Source: an optimization exercise on an open RTL-to-GDS flow (aim: small area and a short achievable clock period). Production flows keep margins and buffers that such runs may drop.
In this exercise RTL edits were held to simulation tests only and were not proved equivalent to the original.

==> images/final_worst_path.png <==
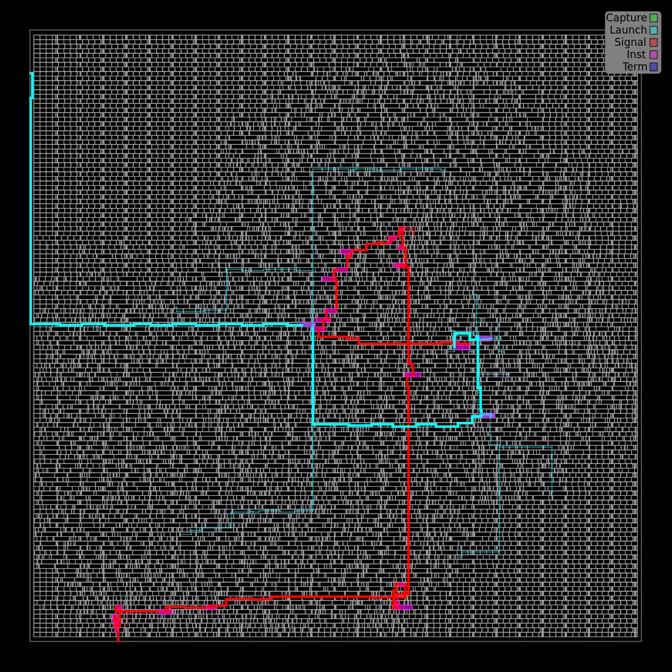
==> images/pdn.png <==
Pins as bars on the die edge. Tap cells in gray.
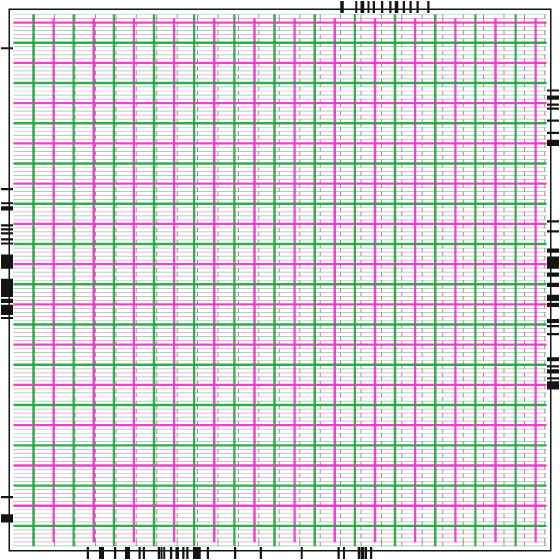
### flow/design.v
module adder(
    input [2:0] data,
    output cout,
    output s
);
assign s = data[2] ^ data[1] ^ data[0];
assign cout = data[2] & data[1] | (data[0] & (data[2] ^ data[1]));
endmodule
module BoothBase
(
    input neg,  
    input pos,  
    input neg2, 
    input pos2, 
    input [1:0] x,  
    output p
);
assign p = (neg&~x[1]) | (neg2&~x[0]) | (pos&x[1]) | (pos2&x[0]);
endmodule
module BoothSelectSignal
(
    input [2:0] y,  
    output neg,  
    output pos,  
    output neg2, 
    output pos2  
);
assign neg = (y[2]&~y[1]&y[0]) | (y[2]&y[1]&~y[0]);
assign pos = (~y[2]&~y[1]&y[0]) | (~y[2]&y[1]&~y[0]);
assign neg2 = y[2]&~y[1]&~y[0];
assign pos2 = ~y[2]&y[1]&y[0];
endmodule
module BoothInterBase
(
    input [2:0] y,  
    input [63:0] x,
    output [63:0] p,
    output c  
);
wire neg,pos,neg2,pos2;
BoothSelectSignal u_BoothSelectSignal(
    .y(y),
    .neg(neg),
    .pos(pos),
    .neg2(neg2),
    .pos2(pos2)
);
BoothBase u_BoothBase(
    .neg(neg),
    .pos(pos),
    .neg2(neg2),
    .pos2(pos2),
    .x({x[0],1'b0}),
    .p(p[0])
);
generate
    genvar i;
    for(i=1;i<64;i=i+1) begin
        BoothBase us_BoothBase(
            .neg(neg),
            .pos(pos),
            .neg2(neg2),
            .pos2(pos2),
            .x(x[i:i-1]),
            .p(p[i])
        );
    end
endgenerate
assign c = neg || neg2;
endmodule
module wallace17
(
    input [16:0] in_data,
    input [13:0] cin,
    output [13:0] cout,
    output c,s
);
wire [4:0] first_s;
adder first1 (.data(in_data[04:02]), .cout(cout[0]), .s(first_s[0]));
adder first2 (.data(in_data[07:05]), .cout(cout[1]), .s(first_s[1]));
adder first3 (.data(in_data[10:08]), .cout(cout[2]), .s(first_s[2]));
adder first4 (.data(in_data[13:11]), .cout(cout[3]), .s(first_s[3]));
adder first5 (.data(in_data[16:14]), .cout(cout[4]), .s(first_s[4]));
wire [3:0] second_s;
adder second1 (.data(cin[2:0]                   ), .cout(cout[5]), .s(second_s[0]));
adder second2 (.data({in_data[0],cin[4:3]}      ), .cout(cout[6]), .s(second_s[1]));
adder second3 (.data({first_s[1:0],in_data[1]}  ), .cout(cout[7]), .s(second_s[2]));
adder second4 (.data(first_s[4:2]               ), .cout(cout[8]), .s(second_s[3]));
wire [1:0] third_s;
adder third1 (.data({second_s[0],cin[6:5]} ), .cout(cout[09]), .s(third_s[0]));
adder third2 (.data(second_s[3:1]          ), .cout(cout[10]), .s(third_s[1]));
wire [1:0] fourth_s;
adder fourth1 (.data(cin[9:7]               ), .cout(cout[11]), .s(fourth_s[0]));
adder fourth2 (.data({third_s[1:0],cin[10]} ), .cout(cout[12]), .s(fourth_s[1]));
wire fifth_s;
adder fifth1 (.data({fourth_s[1:0],cin[11]}), .cout(cout[13]), .s(fifth_s));
adder sixth1 (.data({fifth_s,cin[13:12]}), .cout(c), .s(s));
endmodule
module mul
(
    input rst,
    input clk,
    input sign,
    input [31:0] x,
    input [31:0] y,
    output [63:0] result
);
wire [63:0] ex_x;
wire [33:0] ex_y;
assign ex_x = sign ? {{32{x[31]}},x} : {32'b0,x};
assign ex_y = sign ? {{2{y[31]}},y} : {2'b0,y};
wire [16:0] carry;
wire [63:0] part_res [16:0];
BoothInterBase ufirst_BoothInterBase(
        .y({ex_y[1:0],1'b0}), 
        .x(ex_x), 
        .p(part_res[0]), 
        .c(carry[0])
    );
generate
    genvar i;
    for(i=2;i<=32;i=i+2) begin
        BoothInterBase ui_BoothInterBase(
            .y(ex_y[i+1:i-1]),
            .x(ex_x<<i),
            .p(part_res[i>>1]),
            .c(carry[i>>1])
        );
    end
endgenerate
reg [16:0] carry_stage;
reg [16:0] part_res_stage [63:0];
integer m,n;
always @(posedge clk or posedge rst) begin
    if(rst) begin
        carry_stage <= 17'b0;
        for(m=0;m<64;m=m+1) begin
            part_res_stage [m] <= 17'b0;
        end
    end
    else begin
        carry_stage <= carry;
        for(m=0;m<64;m=m+1) begin
            for(n=0;n<17;n=n+1) begin
                part_res_stage[m][n] <= part_res[n][m];
            end
        end
    end
end
wire [13:0] wallace_carry [64:0];
wire [63:0] c_res,s_res;
wallace17 ufirst_wallace17(
        .in_data(part_res_stage[0]), 
        .cin(carry_stage[13:0]), 
        .cout(wallace_carry[1]),
        .c(c_res[0]),
        .s(s_res[0])
    );
generate
    genvar k;
    for(k=1;k<64;k=k+1) begin
        wallace17 ufirst_wallace17(
            .in_data(part_res_stage[k]), 
            .cin(wallace_carry[k]), 
            .cout(wallace_carry[k+1]),
            .c(c_res[k]),
            .s(s_res[k])
        );
    end
endgenerate
assign result = s_res + {c_res[62:0],carry_stage[14]} + carry_stage[15];
endmodule
### flow/run.sh
#!/bin/bash
# synth_recipe.tcl (not shown) runs the flow's synth.tcl, then flattens the netlist and writes it again
# the make line also repeats each setting of config.mk as NAME=value (left out here)
make -C /OpenROAD-flow-scripts/flow DESIGN_CONFIG=/design/flow/config.mk WORK_HOME=/design/flow/orfs CLKGATE_MAP_FILE= SYNTH_SCRIPT=/design/flow/synth_recipe.tcl finish
### flow/constraint.sdc
create_clock -name core_clock -period 10.0 [get_ports {clk}]
set_input_delay 2.0000 -clock core_clock [delete_from_list [all_inputs] [get_ports {clk}]]
set_output_delay 2.0000 -clock core_clock [all_outputs]
set_load 0.01 [all_outputs]
### flow/config.mk
export PLATFORM = sky130hd
export DESIGN_NAME = mul
export DESIGN_NICKNAME = mul
export VERILOG_FILES = /design/flow/design.v
export SDC_FILE = /design/flow/constraint.sdc
export NUM_CORES = 4
export LEC_CHECK = 0
export CAP_MARGIN = 20
export CORE_MARGIN = 2
export CORE_UTILIZATION = 40
export SLEW_MARGIN = 20
==> run summary <==
----------------------------------------------------
[Placed design]
  DP Wirelength ... 120,600 µm
  Final RePlAce weighted congestion ... 0.9187
  Post-placement worst setup slack ... -0.1355 ns
  Placed instance area ... 54,810 µm²

[Synth]
  Synthesized netlist net count ... 6,076
  Biggest area consumer among synthesized cells ... fa_1
  Post-synth cell types ... 75
  YS warnings ... 3
  Post-synth top flop ... dfrtp_1
  Fraction of registers with async set or reset after synthesis ... 100.0%
  Area share of the largest cell type after synthesis ... 30.06%
  Most common library cells after synthesis ... inv_1, fa_1, dfrtp_1
  Gate Count Post-Synth ... 5,165
  Share of the yosys chip area belonging to registers ... 28.50%
  Most numerous cell in the Yosys netlist ... inv_1
  Number of flops mapped to enable cells by yosys ... 0
  Mapped cell area ... 52,070 µm²

[Route]
  Count of unresolved DRC violations after routing ... 0
  Routed length per instance ... 25.86 µm
  Detailed router's first-iteration violation count ... 3,967
  Final wirelength ... 178,000 µm
  Routed via count divided by cell count ... 5.511
  DR vias ... 37,931
  Final ANT Viol Nets ... 0
  Number of iterations in the first detailed-routing pass ... 5

[Clocking]
  Cell chosen for the clock root ... clkbuf_16
  Cts hold-fix bufs ... 0
  Deepest clock path buffer count ... 3
  TritonCTS clock tree ... built
  Total clock buffers created by CTS ... 75
  Number of clock sinks ... 593

[Timing]
  Final worst hold slack ... 1.762 ns
  Slew at the pin closest to its max-slew limit ... 1.205 ns
  Slew Limit Fails ... 0
  FMAX ... 102.3 MHz
  Slew HR ... 19.69%
  Hold Vio Cnt, Final ... 0
  Portion of the clock cycle consumed by the worst path in the final layout ... 97.79%
  Final setup viols ... 0

[Global route]
  Number of antenna violations at the first check in global routing ... 10
  GR Util All Layers ... 27.05%
  Wire length of the first global-routing pass ... 262,600 µm
  Overflow left after global routing ... 0
  Vias in the first global route ... 39,732

[Floorplanning]
  Die outline area ... 133,100 µm²
  Number of I/O pins ... 131
  Initial cell density of the core ... 40.27%
  Cell Rows ... 132

[Setup path]
  CP max stage cell ... fa_1
  Worst EP arrival ... 7.78 ns
  Start-to-end type of the worst setup path ... register to output port
  Critical path peak fanout ... 7
  Critical Path End Type ... output port
  Highest cell delay on the worst timing path ... 0.56 ns

[Finish]
  Area delta synth->final ... 10.86%
  Final instance area ... 57,730 µm²
  Layout Nets ... 6,000

[Run status]
  Status ... timing/DRC/antenna clean

[Min path]
  Hold/Removal Path Class ... primary input to asynchronous set/reset pin

----------------------------------------------------
About final_worst_path.png:
final design utilization: 44.64%
smallest setup slack after layout: 0.2215 ns
setup tns final: 0 ns

About pdn.png:
Key: magenta = VDD; green = VSS
26 straps on met5. 26 straps on met4. 1,742 tap cells.
Core Box Area: 129,300 µm²
Die Y-Extent: 364.8 µm
Die Wd: 364.8 µm

-- stage by stage --
stage / TNS [ns] / cells
after floorplan: -50.59 / 5165
after detailed placement: -0.1355 / 6733
after CTS: -0.009942 / 6867
after global placement: -0.08590 / 6732
final: 0 / 6883
after global routing: -0.04985 / 6883
-- what timing repair did --
action	in CTS	in global routing
setup buffers	7	14
resized for setup	32	49
pin swaps	7	12
endpoints found under the setup margin	27	25
-- path summary, 6_finish.rpt --
kind	from	to	slack, ns	cells after the start
worst max-delay path	part_res_stage[0][16]$_DFF_PP0_	result[57]	0.22	25
worst min-delay path	rst	part_res_stage[26][13]$_DFF_PP0_	1.76	2
max in group asynchronous	rst	part_res_stage[7][4]$_DFF_PP0_	6.03	4
min in group core_clock	y[7]	part_res_stage[63][3]$_DFF_PP0_	1.79	3
-- registers in the layout, indices dropped and copies added (netlist names) --
signal	count
carry_stage	1
part_res_stage	592
-- kinds of logic (layout without fill, tap and decap cells) --
logic type	Yosys count	in the layout	share of synthesized area, %
other	1	3	0.007202
buffers and inverters	1512	1486	11.12
multiplexers	1	1	0.01922
adder cells (fa/ha/maj)	844	844	31.55
AO/OA/AOI/OAI	1228	1228	15.10
flip-flops	593	593	28.50
AND/OR/NAND/NOR	396	396	3.780
XOR/XNOR	590	590	9.924
-- routing by layer --
| layer | GRT usage (%) | wire length (µm) | up-vias |
|---|---|---|---|
| met1 | 34.55 | 70130 | 19713 |
| met2 | 43.34 | 82940 | 1791 |
| met5 | 0.7625 | 213 | - |
| met3 | 6.382 | 15600 | 463 |
| met4 | 12.77 | 9128 | 14 |
| li1 | - | - | 15950 |
-- area by class of cell --
cell class | count | area [µm²]
diodes | 2 | 5.005
clock buffers | 108 | 2235
clock inverters | 19 | 241.5
fillers | 12189 | 71590
inverters | 1091 | 4106
multi-input cells | 3060 | 31900
flip-flops and latches | 593 | 14840
well taps | 1742 | 2180
repair buffers | 268 | 2223
-- worst max-delay path, delay by kind of cell, from the launching register on --
family	cells	cell delay (ns)
AOI/OAI and AO/OA	8	1.50
and+or+nand+nor	1	0.51
buffers and inverters	8	0.95
adders and majority gates	7	3.61
DFF	1	0.42
xor gates and xnor gates	1	0.14
-- placed cells by master (no fill, tap or decap), types with 14 or more instances in the layout --
cell type	instances
o21bai_1	14
ha_1	54
nor2_1	101
nand3_1	22
nor2b_1	23
inv_1	1082
a221o_1	46
nand2_1	105
o22a_1	14
xnor2_1	53
clkbuf_8	17
nand4_1	20
xor2_1	522
and2_1	50
clkbuf_16	78
buf_4	131
dfrtp_1	590
a21o_1	27
a22oi_1	419
a21oi_1	111
o31ai_1	17
o21ai_0	501
fa_1	776
clkdlybuf4s50_1	69
buf_2	45
nor3_1	16

re-timing with driven ports:
The results above use ideal ports. As a check the final layout listed here was re-extracted and re-timed, cells and wires unchanged. Step 1, drivers: a clkbuf_16 drives clk and a buf_2 each remaining input, both assumed. Step 2, shift: input delay + t, output delay - t, t = (earliest + latest rising clock arrival at the registers) / 2. This alone moves slack from input paths to output paths. Three values: ideal, step 1, step 2; two values: the first two.
shift t [ns]: 0.716
setup slack, ns: 0.221 / 0.153 / 0.869
worst setup path after step 2: register to output
After both steps this run still meets setup and hold. The setup slack of this run moves by -0.068 ns with the drivers and by +0.648 ns with both steps.
